What follows belongs to an exercise in optimizing a design on an open flow for small area and a short achievable clock period; a production flow would make more cautious choices. RTL that was checked went through simulation tests only; none was proved equivalent to the original. Some runs may be left out. An edit can pass the tests and still lose a function that they never use. Only the layout flow was run in run 3; the RTL was not checked for function there.

### Critical path on the layout, run 1

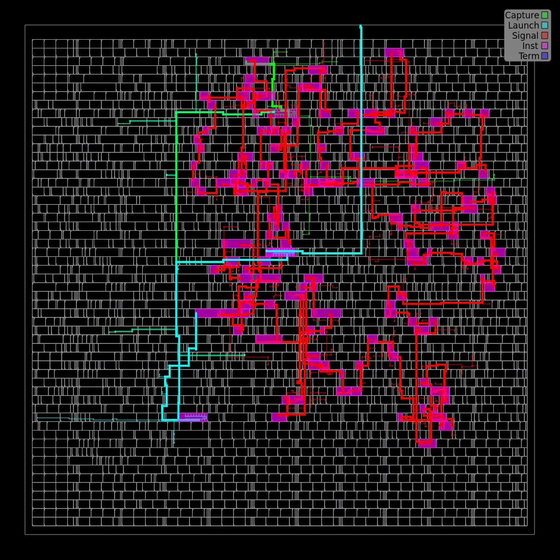
### Sequential cells coloured by netlist name, run 1

Drawn at 3 px/um.
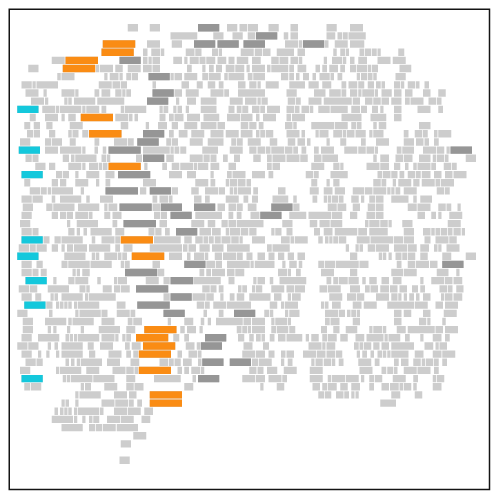
### Wire density map, run 1

Drawn at 2 px/um. 32 x 32 tiles, from black (low) to pale yellow (high), scaled to the fullest tile. Values are wire area over tile area, all layers added.
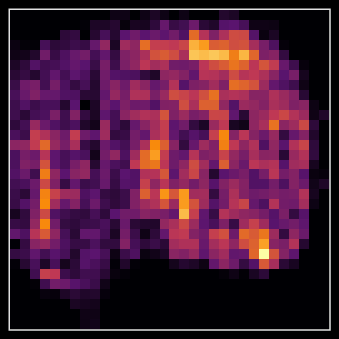
<file path="flow/design.v">
module TM_ALU (
    input  wire        clk,
    input  wire        reset,
    input  wire [7:0]  AvgTxLen,
    input  wire [7:0]  InstExed,
    input  wire [7:0]  CurTxLen,
    output wire [7:0]  AvgTxLen_new,
    output wire [7:0]  InstExed_new
);
    reg [15:0] mac_result;  
    reg [7:0]  inc_result;
    reg [15:0] mac_reg;     
    reg [7:0]  inc_reg;      
    reg [7:0]  AvgTxLen_reg;  
    always @(posedge clk) begin
        if (reset) begin
            mac_reg      <= 0;
            inc_reg      <= 0;
            AvgTxLen_reg <= 0;
        end else begin
            mac_result     <= AvgTxLen * InstExed;
            mac_reg      <= mac_result + CurTxLen;
            inc_result     <= InstExed + 1;
            inc_reg      <= inc_result;
            AvgTxLen_reg <= AvgTxLen;  
        end
    end
    reg [7:0] AvgTxLen_new_reg;
    always @(posedge clk) begin
        if (reset) begin
            AvgTxLen_new_reg <= 0;
        end else begin
            if (inc_reg == 0) begin  
                AvgTxLen_new_reg <= 0;
            end else begin
                AvgTxLen_new_reg <= mac_reg / inc_reg;
            end
        end
    end
    assign AvgTxLen_new  = AvgTxLen_new_reg;
    assign InstExed_new = (reset) ? 8'b0 : AvgTxLen_reg;  
endmodule
</file>
<file path="flow/run.sh">
#!/bin/bash
# synth_recipe.tcl (not shown) runs the flow's synth.tcl, then flattens the netlist and writes it again
# the make line also repeats each setting of config.mk as NAME=value (left out here)
make -C /OpenROAD-flow-scripts/flow DESIGN_CONFIG=/design/flow/config.mk WORK_HOME=/design/flow/orfs CLKGATE_MAP_FILE= SYNTH_SCRIPT=/design/flow/synth_recipe.tcl finish
</file>
<file path="flow/config.mk">
export PLATFORM = sky130hd
export DESIGN_NAME = TM_ALU
export DESIGN_NICKNAME = TM_ALU
export VERILOG_FILES = /design/flow/design.v
export SDC_FILE = /design/flow/constraint.sdc
export NUM_CORES = 4
export LEC_CHECK = 0
export CAP_MARGIN = 20
export CORE_MARGIN = 2
export CORE_UTILIZATION = 40
export SLEW_MARGIN = 20
</file>
<file path="flow/constraint.sdc">
create_clock -name core_clock -period 30.0 [get_ports {clk}]
set_input_delay 6.0000 -clock core_clock [delete_from_list [all_inputs] [get_ports {clk}]]
set_output_delay 6.0000 -clock core_clock [all_outputs]
set_load 0.01 [all_outputs]
</file>
==> results.toml, run 1 <==
[yosys]
synth_largest_area_cell = "ha_1"
synthMuxAreaShare_pct = 4.60
seq_area_frac_synth_pct = 15.7
avgSynthCellArea_sq_um = 8.34
synth_flop_cell = "dfxtp_1"
synth_compound_area_share_pct = 21.1
synth_top_family_by_area = "adder cells"
yosys.area_share.adder_pct = 26.6
async_reset_ff_share_pct = 0
synth_cell_types = 86
netlist_area_sq_um = 9680
ys_top_cells_by_area = "ha_1 (19%), dfxtp_1 (8.3%), fa_1 (7.6%), edfxtp_1 (7.4%), o21a_1 (4.0%)"
yosys.area_share.simple_pct = 21.0
synth_edf_count = 24
yosys_warnings = 1
synth_top_area_share_pct = 18.9
synth_nets = 1370
synth_xor_area_share_pct = 5.61
synthCells = 1161
ys_seq_elements = 64

[floorplan]
die_y_um = 160
core_sq_um = 23600
io_pins = 42
row_count = 56
fp.dieW_um = 160
initial_core_util_pct = 41.0
die_area_sq_um = 25500

[worst_setup_path]
crit_path_end_kind = "register"
worstPathRequired_ns = 30.22
r2r_cells = 144
crit_arrival_ns = 28.67
path_buf_inv = 9
critical-path-top-delay-family = "compound AO/OA/AOI/OAI gates"
critical_path.startpoint_type = "register"
critPathMaxFanout = 11
cp_slowest_stage_delay_ns = 0.56
reg2reg_slack_ns = 1.55
crit_path_top_delay_cell = "or4_4"
r2r-end = "AvgTxLen_new_reg[0]"
worst-setup-path-type = "register to register"
worst_path_most_repeated_cell = "o21a_1"
timing.rr.start = "inc_reg[6]"

[route]
drcViolationCount = 0
dr_total_vias = 8760
drt_iter0_markers = 463
ant_nets = 0
vias_per_cell = 5.60
drt_pass1_iterations = 6

[global_routing]
grt_antenna_before_repair = 0
grt_pass1_wl_um = 41200
grt_pass1_vias = 8507
overflow = 0
grt_max_degree = 42

[min_path]
hold_path.class = "register to register"
whs_path_depth = 1
hold_start = "inc_result[6]"
min_to = "inc_reg[6]"

[cts]
numCtsBuffers = 9
clk_pin_slew_worst_paths_ns = 0.07
cts_resized = 8
cts_tree = "done"
htreeDepth = 3
cts-root-buf = "clkbuf_16"
clock_path_buffers = 2
cts_hold_buf = 0
clock_sinks = 64
clock_latency_ns = 0.35
post-cts-setup-buffers = 0

[placement]
routabilityCongestion = 0.921
port_buffers = 41
dp_hpwl_um = 19600
placed_cells = 1517

[final_layout]
final_common_cell = "ha_1"
register_area_sq_um = 1520
nFillCells = 2335
fin_nets = 1450
multi_input_area_sq_um = 8050
antenna_cells_inserted = 0
fin_util_pct = 48.8
stdcell_count = 1565
drive_above_1_share_pct = 15.8
mostFrequentLayoutCells = "ha_1 (141), inv_1 (94), nand2_1 (90)"
synthToLayoutAreaGrowth_pct = 18.9

[timing]
fmax_mhz = 35.1
drv_slew = 0
worst_pin_slew_ns = 0.930
max-slew-margin-rel_pct = 37.9
finalCritPeriodShare_pct = 94.8
hold_viol_final = 0
setup_viol = 0
clock_skew_ns = 0.0149
fin_crit_ns = 28.45

[run_status]
outcome = "timing/DRC/antenna clean"

[job]
drv_cap = 0
## Picture notes: 'Critical path on the layout'
worst setup slack after layout: 1.55 ns
TNS Setup: 0 ns

## Picture notes: 'Sequential cells coloured by netlist name'
Key: orange = `mac_result` [placed flops 16]; cyan = `AvgTxLen_reg` [placed flops 8, where middle left]
Another 40 sequential cells are not coloured.

## Picture notes: 'Wire density map'
The emptiest ninth of the die: bottom centre. The fullest tile reaches 0.69. The mean over all tiles is 0.16.
WL/cell: 16.4 um
overall routed net length: 25700 um
GRT Total Usage: 19.8%

## run 1: worst max-delay path by stage
stage               slack (ns)  cells after the start             endpoint       start
finish                    1.55                    144  AvgTxLen_new_reg[0]  inc_reg[6]
floorplan                 0.02                    146  AvgTxLen_new_reg[0]  inc_reg[7]
CTS                       0.03                    139  AvgTxLen_new_reg[0]  inc_reg[4]
detailed placement       -0.67                    140  AvgTxLen_new_reg[0]  inc_reg[4]
global route             -0.28                    145  AvgTxLen_new_reg[0]  inc_reg[6]
global placement         -0.16                    138  AvgTxLen_new_reg[0]  inc_reg[4]
## run 1: Yosys cell counts, types with 8 or more instances
library cell  count
a21o_1           23
a21oi_1          59
and2_1           37
and3_1            9
clkbuf_1         34
dfxtp_1          40
edfxtp_1         24
fa_1             37
ha_1            146
inv_1            94
mux2_2           16
mux2i_1          16
nand2_1          91
nand2b_1         15
nand3_1          19
nand4_1           8
nor2_1           76
nor2b_1          38
nor3_1           49
o211ai_1          9
o21a_1           52
o21ai_0          49
o31ai_1          15
or2_2            11
or3_1            10
xnor2_1          33
xor2_1           29
## run 1: per-stage QoR
step                setup slack [ns]  cell area [sq um]  hold WS, ns
finish                          1.55              11500        0.446
global route                  -0.284              11500        0.472
CTS                           0.0262              10900        0.451
detailed placement            -0.673              10600        0.440
global placement              -0.161              10600        0.431
floorplan                     0.0184               9680        0.429
## run 1: layer usage
| layer | global-route usage (%) | up-vias | wire [um] |
|---|---|---|---|
| met2 | 34.0 | 238 | 12200 |
| met3 | 2.81 | 53 | 1310 |
| li1 | - | 4322 | - |
| met4 | 6.65 | 0 | 640 |
| met5 | 0 | - | 0 |
| met1 | 25.4 | 4147 | 11600 |
## run 1: area by class of cell
cell class,instances,share of cell area (%)
clock buffers,9,1.96
clock inverters,7,0.543
inverters,94,3.06
multi-input cells,965,69.9
flip-flops and latches,64,13.2
well taps,319,3.47
repair buffers,107,7.88
### Routing view, run 1

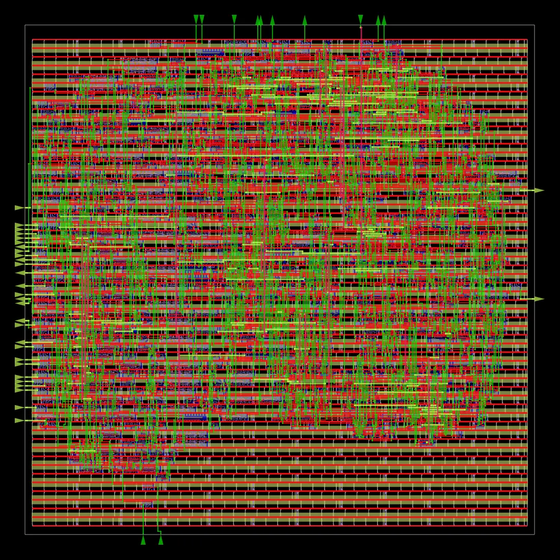

==> run 2, diff against run 1 <==
==> flow/design.v (replaced) <==
module TM_ALU (
    input  wire        clk,
    input  wire        reset,
    input  wire [7:0]  AvgTxLen,
    input  wire [7:0]  InstExed,
    input  wire [7:0]  CurTxLen,
    output wire [7:0]  AvgTxLen_new,
    output wire [7:0]  InstExed_new
);
    reg [7:0] a1, i1;
    always @(posedge clk) begin
        a1 <= reset ? 8'd0 : AvgTxLen;
        i1 <= InstExed;
    end
    wire [8:0] dif = {1'b0, CurTxLen} - {1'b0, a1};
    wire       s   = dif[8];
    wire [7:0] m   = dif[7:0] ^ {8{s}};
    reg [7:0] a2, i2, m2;
    reg       s2, z2;
    always @(posedge clk) begin
        a2 <= a1;
        i2 <= i1;
        m2 <= m;
        s2 <= s;
        z2 <= reset | (&i1);
    end
    wire [7:0] R [0:8];
    wire [7:0] Q;
    assign R[8] = m2;
    genvar j;
    generate
        for (j = 0; j < 8; j = j + 1) begin : row
            localparam integer W = 8 - j;
            wire [W:0] sum = {1'b0, R[j+1][7:j]} + {1'b0, ~i2[W-1:0]};
            wire uz;
            if (W == 8) begin : full
                assign uz = 1'b1;
            end else begin : part
                assign uz = ~|i2[7:W];
            end
            assign Q[j] = sum[W] & uz;
            if (j > 0) begin : keep
                assign R[j] = {Q[j] ? sum[W-1:0] : R[j+1][7:j], R[j+1][j-1:0]};
            end else begin : last
                assign R[j] = Q[j] ? sum[W-1:0] : R[j+1];
            end
        end
    endgenerate
    wire [7:0] q = a2 + (Q ^ {8{s2}});
    reg [7:0] out;
    always @(posedge clk) begin
        out <= (reset | z2) ? 8'd0 : q;
    end
    assign AvgTxLen_new = out;
    assign InstExed_new = reset ? 8'd0 : a1;
endmodule
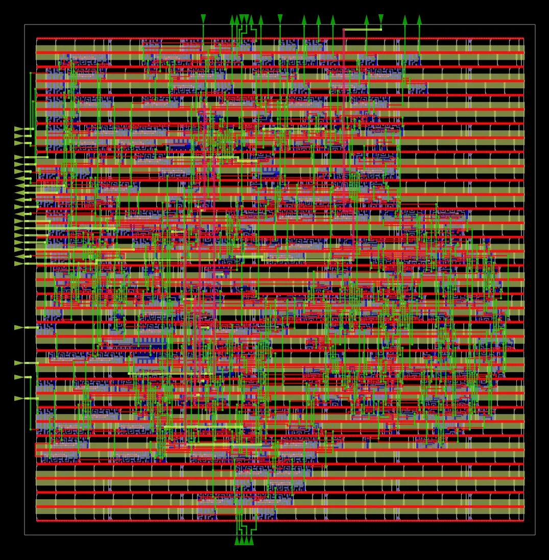
*Routing view, run 2*
met1 WL: 3320 um
met3 wire length: 234 um
overall routed net length: 6810 um
via count: 2683
WL met2: 3050 um

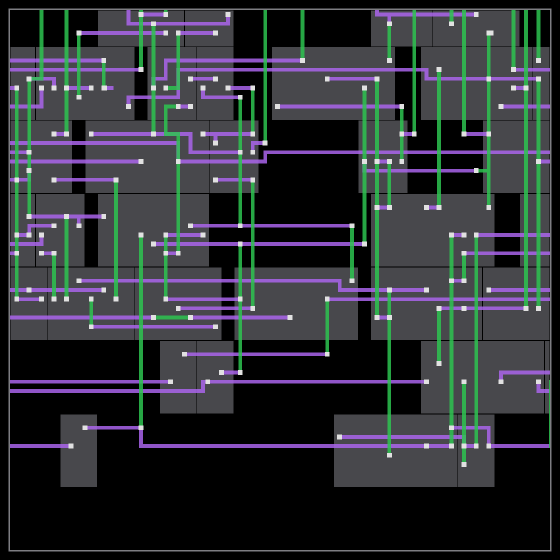
*A small window of the routed layout, run 2*
Region (63, 14) to (83, 34) um. Cells in grey, sequential cells in the stronger grey; small squares are vias.
Key: green = M2; purple = M1
Sequential cells in the window: 0. Most frequent: ha_1 (7), nor2_1 (3), inv_1 (3). 27 logic cells have their middle in the window.

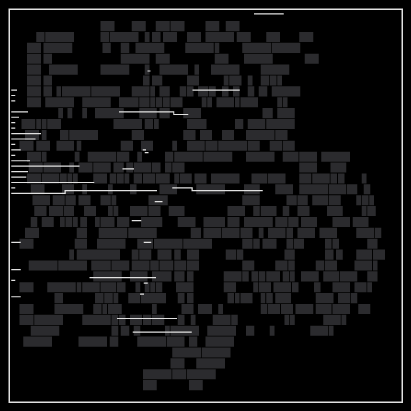
*Signal wires on met3, run 2*
Drawn at 4 px/um.
The layer holds 3.4% of the routed length. The longest straight run is 22.8 um. 31 nets have wire on it. The wires run mostly horizontal.

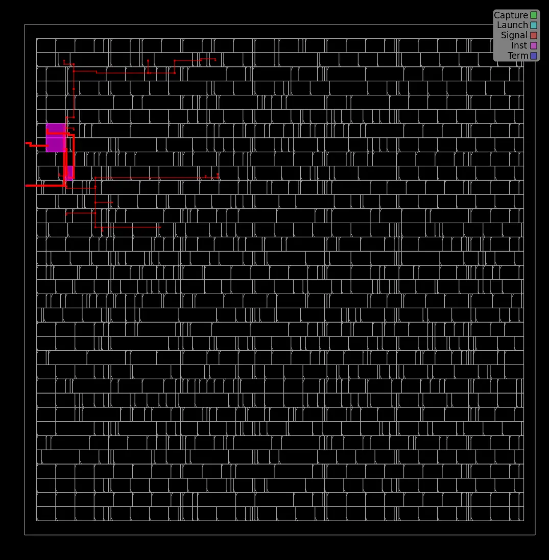
*Critical path on the layout, run 2*
Period minus WS final: 13.55 ns
post-route insts no fill: 521
worst setup slack after layout: 16.45 ns
final core occ: 47.8%

==> results.toml, run 2 <==
[yosys]
ys_top_cells_by_area = "dfxtp_1 (28%), ha_1 (17%), xnor2_1 (6.7%), mux2_2 (4.8%), fa_1 (4.5%)"
yosys_warnings = 1
ys_seq_elements = 50
async_reset_ff_share_pct = 0
synth_nets = 455
synth_cell_types = 57
synth_most_common_cell = "dfxtp_1"
synth_edf_count = 0
synthCells = 372
avgSynthCellArea_sq_um = 9.47
synth_flop_cell = "dfxtp_1"
seq_area_frac_synth_pct = 28.4
netlist_area_sq_um = 3520
synth_top_area_share_pct = 28.4
synth_commonest_cells = "dfxtp_1 (50), ha_1 (49), nor2_1 (31)"
synth_largest_area_cell = "dfxtp_1"

[cts]
cts_tree = "done"
post-cts-setup-buffers = 0
cts-root-buf = "clkbuf_8"
clock_latency_ns = 0.30
cts_hold_buf = 0
cts_resized = 0
numCtsBuffers = 5
clock_sinks = 50
clk_pin_slew_worst_paths_ns = 0.08
clock_path_buffers = 2
htreeDepth = 2

[timing]
fmax_mhz = 73.8
clock_skew_ns = 0.0111
setup_viol = 0
grt_setup_unrepaired = "false"
worst_pin_slew_ns = 0.791
tns_ns = 0
max-slew-margin-rel_pct = 47.2
hold_viol_final = 0
drv_slew = 0
finalCritPeriodShare_pct = 45.2

[final_layout]
antenna_cells_inserted = 0
mostFrequentLayoutCells = "dfxtp_1 (50), ha_1 (49), clkdlybuf4s50_1 (41)"
fin_nets = 496
drive_above_1_share_pct = 8.72
synthToLayoutAreaGrowth_pct = 17.0
final_common_cell = "dfxtp_1"

[placement]
routabilityCongestion = 0.827
port_buffers = 41
dp_hpwl_um = 5720

[worst_setup_path]
critical_path.startpoint_type = "input port"
crit_arrival_ns = 7.55
worst-setup-path-type = "input port to output pin"
crit_path_end_kind = "output pin"
critPathMaxFanout = 19
worstPathRequired_ns = 24.00
reg2reg_slack_ns = 16.99

[floorplan]
row_count = 34
core_sq_um = 8640
fp.dieW_um = 97.9
initial_core_util_pct = 40.8
die_y_um = 97.9
die_area_sq_um = 9580
io_pins = 42

[global_routing]
grt_usage_pct = 15.1
grt_max_degree = 20
grt.busiest_layer = "met2"
overflow = 0
use_met1_pct = 19.8
use_met2_pct = 24.3
grt_pass1_wl_um = 12000
grt_pass1_vias = 2706
grt_antenna_before_repair = 0
met3_usage_pct = 3.22

[job]
drv_cap = 0

[route]
vias_per_cell = 5.15
drt_iter0_markers = 56
wl_per_cell_um = 13.1
ant_nets = 0
drt_pass1_iterations = 4
drcViolationCount = 0

[run_status]
outcome = "timing/DRC/antenna clean"

[min_path]
hold_path.class = "register to register"
-- run 2: cell families after synthesis --
family                   share of synthesized area [%]
multiplexers                                      6.21
AND/OR/NAND/NOR                                   13.5
flip-flops                                        28.4
AO/OA/AOI/OAI                                     16.4
XOR/XNOR                                          9.19
buffers and inverters                             4.40
adder cells (fa/ha/maj)                           21.9
-- run 2: routing by layer --
| metal | part of all wire, % | wire, um | up-vias |
|---|---|---|---|
| met4 | 2.9 | 200 | 0 |
| met3 | 3.4 | 234 | 14 |
| met5 | 0 | 0 | - |
| met1 | 49 | 3320 | 1230 |
| met2 | 45 | 3050 | 43 |
| li1 | - | - | 1396 |
-- run 2: through the flow --
stage	instance area [sq um]	hold WS, ns	cells	setup slack [ns]
2_1_floorplan	3520	0.330	372	17.35
3_3_place_gp	4020	0.339	514	16.51
5_1_grt	4120	0.361	521	15.90
6_report	4120	0.354	521	16.45
3_5_place_dp	4020	0.338	514	16.47
4_1_cts	4120	0.356	521	16.45
-- run 2: worst paths after layout --
kind / startpoint / endpoint / depth (start not counted)
worst min-delay path: i1[6] / i2[6] / 0
worst max register to register: i2[0] / out[6] / 49
worst max-delay path: reset / InstExed_new[5] / 3
worst min register to register: i1[6] / i2[6] / 0
-- run 2: worst max-delay path, stage by stage --
cell	delay, ns
clkdlybuf4s50_1	0.73
nor2_1	0.24
clkdlybuf4s50_1	0.57
-- run 2: final cells by class --
class                   instances  area (sq um)
clock inverters                 2          38.8
clock buffers                   5          68.8
flip-flops and latches         50          1000
inverters                      27           101
fillers                       816          4510
well taps                     108           135
multi-input cells             288          2370
repair buffers                 41           410
### Cell density map, run 2

Drawn at 4 px/um. 10 x 10 tiles, from black (low) to pale yellow (high), 0 to 100% covered.
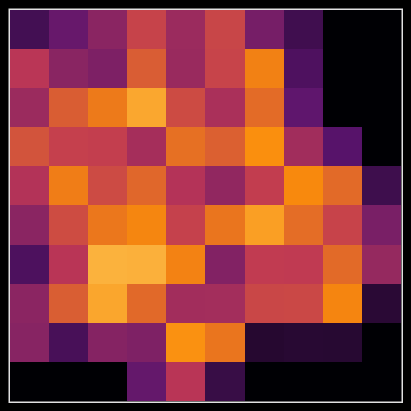

==> run 3, diff against run 2 <==
==> flow/design.v (replaced) <==
module TM_ALU (
    input  wire        clk,
    input  wire        reset,
    input  wire [7:0]  AvgTxLen,
    input  wire [7:0]  InstExed,
    input  wire [7:0]  CurTxLen,
    output wire [7:0]  AvgTxLen_new,
    output wire [7:0]  InstExed_new
);
    reg [7:0] a1, i1;
    reg       r1;    
    always @(posedge clk) begin
        a1 <= AvgTxLen;
        i1 <= InstExed;
        r1 <= reset;
    end
    wire [8:0] dc;
    wire [7:0] dif;
    assign dc[0] = 1'b1;
    genvar b;
    generate
        for (b = 0; b < 8; b = b + 1) begin : sub
            wire x = CurTxLen[b] ^ ~a1[b];
            assign dif[b]  = x ^ dc[b];
            assign dc[b+1] = (CurTxLen[b] & ~a1[b]) | (dc[b] & x);
        end
    endgenerate
    wire       s = ~dc[8];
    wire [7:0] m = dif ^ {8{s}};
    reg [7:0] a2, i2, m2;
    reg       s2, z2;
    always @(posedge clk) begin
        a2 <= a1;
        i2 <= i1;
        m2 <= m;
        s2 <= s;
        z2 <= reset | (&i1);
    end
    wire [7:0] R [0:8];
    wire [7:0] Q;
    assign R[8] = m2;
    genvar j;
    generate
        for (j = 0; j < 8; j = j + 1) begin : row
            localparam integer W = 8 - j;
            wire [W-1:0] hi = R[j+1][7:j];
            wire [W:0]   c;
            wire [W-1:0] sm;
            assign c[0] = 1'b0;
            for (b = 0; b < W; b = b + 1) begin : bit_
                wire x = hi[b] ^ ~i2[b];
                assign sm[b]  = x ^ c[b];
                assign c[b+1] = (hi[b] & ~i2[b]) | (c[b] & x);
            end
            wire uz;
            if (W == 8) begin : full
                assign uz = 1'b1;
            end else begin : part
                assign uz = ~|i2[7:W];
            end
            assign Q[j] = c[W] & uz;
            if (j > 0) begin : keep
                assign R[j] = {Q[j] ? sm : hi, R[j+1][j-1:0]};
            end else begin : last
                assign R[j] = Q[j] ? sm : hi;
            end
        end
    endgenerate
    wire [7:0] qx = Q ^ {8{s2}};
    wire [8:0] ac;
    wire [7:0] q;
    assign ac[0] = 1'b0;
    generate
        for (b = 0; b < 8; b = b + 1) begin : add
            wire x = a2[b] ^ qx[b];
            assign q[b]    = x ^ ac[b];
            assign ac[b+1] = (a2[b] & qx[b]) | (ac[b] & x);
        end
    endgenerate
    reg [7:0] out;
    always @(posedge clk) begin
        out <= (reset | z2) ? 8'd0 : q;
    end
    assign AvgTxLen_new = out;
    assign InstExed_new = (reset | r1) ? 8'd0 : a1;
endmodule
==> flow/flow/run.sh (new file) <==
#!/bin/bash
# Standard ORFS layout, with the smallest buffer on the ports and a
# lighter clock tree (no dummy loads).
set -euo pipefail
export BUFFER_PORTS_ARGS="-buffer_cell sky130_fd_sc_hd__buf_1"
export CTS_ARGS="-sink_clustering_enable -repair_clock_nets -dont_use_dummy_load -buf_list sky130_fd_sc_hd__clkbuf_8"
bash standard.sh > standard.log 2>&1
==> flow/standard.sh (new file) <==
#!/bin/bash
# synth_recipe.tcl (not shown) runs the flow's synth.tcl, then flattens the netlist and writes it again
# the make line also repeats each setting of config.mk as NAME=value (left out here)
make -C /OpenROAD-flow-scripts/flow DESIGN_CONFIG=/design/flow/config.mk WORK_HOME=/design/flow/orfs CLKGATE_MAP_FILE= SYNTH_SCRIPT=/design/flow/synth_recipe.tcl "${@:-finish}"
removed: flow/run.sh
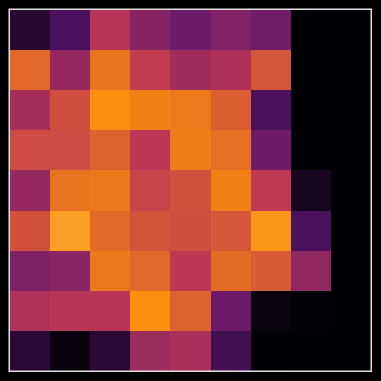
*Cell density map, run 3*
Drawn at 4 px/um. 9 x 9 tiles, from black (low) to pale yellow (high), 0 to 100% covered.
21% of the tiles are nearly empty. The mean over all tiles is 39%. 4.9% of the tiles are over 75% full. The fullest tile reaches 79%.
final core occ: 45.3%
Initial Util: 41.1%

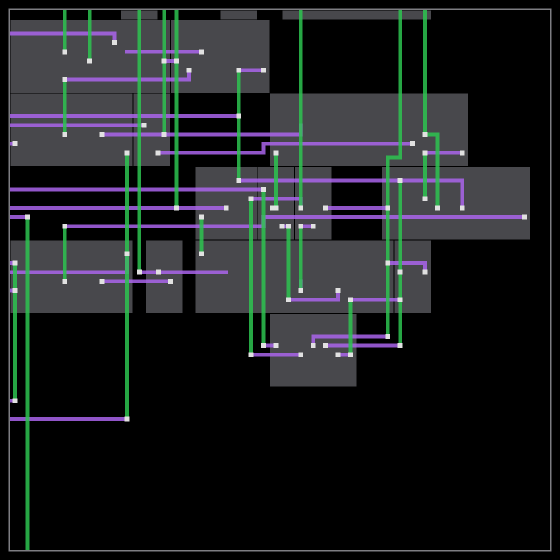
*A small window of the routed layout, run 3*
Region (58, 13) to (78, 33) um. Cells in grey, sequential cells in the stronger grey; small squares are vias.
Key: green = M2; purple = M1
14 logic cells have their middle in the window. Most frequent: inv_1 (3), fa_1 (3), ha_1 (2). Sequential cells in the window: 0.

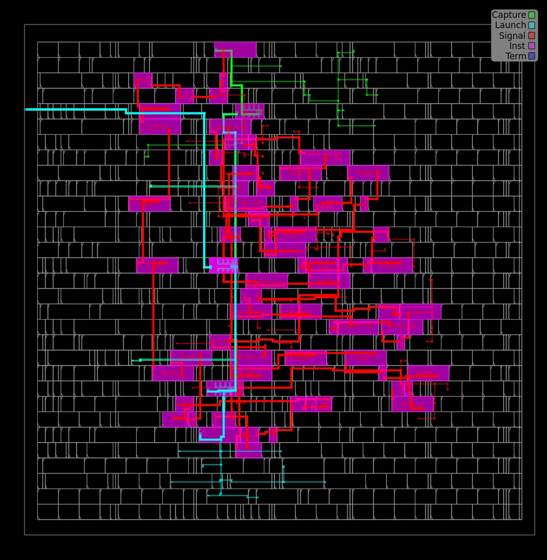
*Critical path on the layout, run 3*
post-route insts no fill: 404
Period minus WS final: 17.31 ns
worst setup slack after layout: 12.69 ns

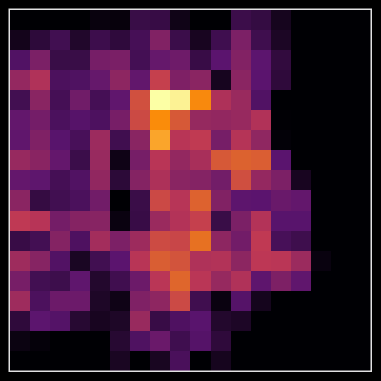
*Wire density map, run 3*
Drawn at 4 px/um. 18 x 18 tiles, from black (low) to pale yellow (high), scaled to the fullest tile. Values are wire area over tile area, all layers added.
The emptiest ninth of the die: upper right. The fullest tile reaches 0.43. 8.0% of the tiles are over half the peak. The densest ninth of the die: centre. The mean over all tiles is 0.093. 30% of the tiles are nearly empty.
via count: 1754
overall routed net length: 4800 um
WL/cell: 11.9 um

==> results.toml, run 3 <==
[run_status]
outcome = "timing/DRC/antenna clean"

[yosys]
synth_edf_count = 0
avgSynthCellArea_sq_um = 11.2
ys_seq_elements = 51
seq_area_frac_synth_pct = 34.4
synth_commonest_cells = "dfxtp_1 (51), inv_1 (41), fa_1 (34)"
synth_cell_types = 49
ys_top_cells_by_area = "dfxtp_1 (34%), fa_1 (23%), ha_1 (6.7%), inv_1 (5.2%), xnor2_1 (3.0%)"
synth_most_common_cell = "dfxtp_1"
yosys_warnings = 1
synthCells = 266
synth_largest_area_cell = "dfxtp_1"
synth_nets = 342
synth_top_area_share_pct = 34.4
netlist_area_sq_um = 2970
async_reset_ff_share_pct = 0
synth_flop_cell = "dfxtp_1"

[worst_setup_path]
worst_path_most_repeated_cell = "fa_1"
critical_path.startpoint_type = "register"
worstPathRequired_ns = 30.19
crit_arrival_ns = 17.50
worst-setup-path-type = "register to register"
crit_path_top_delay_cell = "or4_1"
critPathMaxFanout = 9
crit_path_end_kind = "register"
cp_slowest_stage_delay_ns = 0.55

[cts]
htreeDepth = 2
cts_hold_buf = 0
post-cts-setup-buffers = 0
numCtsBuffers = 5
clk_pin_slew_worst_paths_ns = 0.07
clock_sinks = 51
clock_path_buffers = 2
cts-root-buf = "clkbuf_8"
clock_latency_ns = 0.30
cts_resized = 0
cts_tree = "done"

[timing]
tns_ns = 0
fmax_mhz = 57.8
clock_skew_ns = 0.0177
grt_setup_unrepaired = "false"
hold_viol_final = 0
max-slew-margin-rel_pct = 52.6
finalCritPeriodShare_pct = 57.7
setup_viol = 0
drv_slew = 0
worst_pin_slew_ns = 0.707

[global_routing]
met3_usage_pct = 2.51
overflow = 0
use_met1_pct = 18.4
use_met2_pct = 21.3
grt.busiest_layer = "met2"
grt_pass1_vias = 1862
grt_max_degree = 16
grt_antenna_before_repair = 0
grt_usage_pct = 13.3
grt_pass1_wl_um = 8770

[route]
vias_per_cell = 4.34
drcViolationCount = 0
drt_pass1_iterations = 4
drt_iter0_markers = 73
ant_nets = 0

[final_layout]
antenna_cells_inserted = 0
mostFrequentLayoutCells = "dfxtp_1 (51), inv_1 (41), buf_1 (41)"
final_common_cell = "dfxtp_1"
drive_above_1_share_pct = 7.87
fin_nets = 383
synthToLayoutAreaGrowth_pct = 10.0
nFillCells = 710

[floorplan]
row_count = 31
io_pins = 42
die_area_sq_um = 8120
die_y_um = 90.1
fp.dieW_um = 90.1
core_sq_um = 7210

[placement]
port_buffers = 41
routabilityCongestion = 0.828
pre_cts_ws_ns = 12.68
dp_hpwl_um = 3960

[min_path]
hold_path.class = "register to register"

[job]
drv_cap = 0
[run 3: cells by family after synthesis]
logic type	Yosys count	synth area share, %
and+or+nand+nor	62	12.6
xor gates and xnor gates	18	5.31
muxes	15	5.61
AOI/OAI and AO/OA	22	5.61
adders and majority gates	50	29.7
DFF	51	34.4
buffers and inverters	48	6.83
[run 3: worst max-delay path, delay by kind of cell (launching register included)]
kind | cells | cell delay [ns]
AND/OR/NAND/NOR | 10 | 2.86
XOR/XNOR | 4 | 0.65
adder cells (fa/ha/maj) | 30 | 10.32
AO/OA/AOI/OAI | 5 | 0.80
flip-flops | 1 | 0.31
buffers and inverters | 11 | 0.82
multiplexers | 6 | 1.45
[run 3: path summary, 6_finish.rpt]
path	startpoint	endpoint	depth (start not counted)	slack, ns
hold reg to reg	i1[2]	i2[2]	0	0.35
hold / removal	i1[2]	i2[2]	0	0.35
setup / recovery	i2[0]	out[7]	66	12.69
setup reg to reg	i2[0]	out[7]	66	12.69
[run 3: metal layers]
layer  vias to the layer above  part of all wire, %
met5                         -                    0
met4                         0                  2.8
met3                         9                  3.3
met2                        35                   45
met1                       780                   49
li1                        930                    -
[run 3: cell type report]
| type | instances | area, sq um | area share (%) |
|---|---|---|---|
| clock buffer | 5 | 68.8 | 2.11 |
| sequential | 51 | 1020 | 31.3 |
| inverter | 41 | 154 | 4.71 |
| tap | 99 | 124 | 3.79 |
| multi-input combinational | 167 | 1740 | 53.4 |
| timing repair buffer | 41 | 154 | 4.71 |
[run 3: metrics by stage]
stage,instances,area [sq um],hold slack (ns)
global placement,399,3200,0.338
global route,404,3270,0.359
floorplan,266,2970,0.330
detailed placement,399,3200,0.340
finish,404,3270,0.353
CTS,404,3270,0.354

[port drivers added, routing unchanged]
The flow's constraints put no driver on any port. The routed layouts listed below were extracted and timed again, unchanged, in two steps. Step 1, drivers: a clkbuf_16 drives clk and a buf_2 each remaining input, both assumed. Step 2 adds t to the input delays and takes it off the output delays; t is the mean of the earliest and latest rising clock arrival at the registers after step 1. Input paths then give back, and output paths get back, about the clock's delay inside the block. Three values: ideal ports, drivers, drivers and shift; two values: the first two.
run	t (ns)	slack for setup (ns)	pins driven straight from the clock port
run 1	0.383	1.546 / 1.546 / 1.546	1
run 2	0.327	16.454 / 16.433 / 16.433	1
run 3	0.320	12.690 / 12.690 / 12.690	1
After both steps setup and hold are still met in every run listed. The setup slack of run 2, which loses most, moves by -0.021 ns with the drivers and by -0.021 ns with both steps.
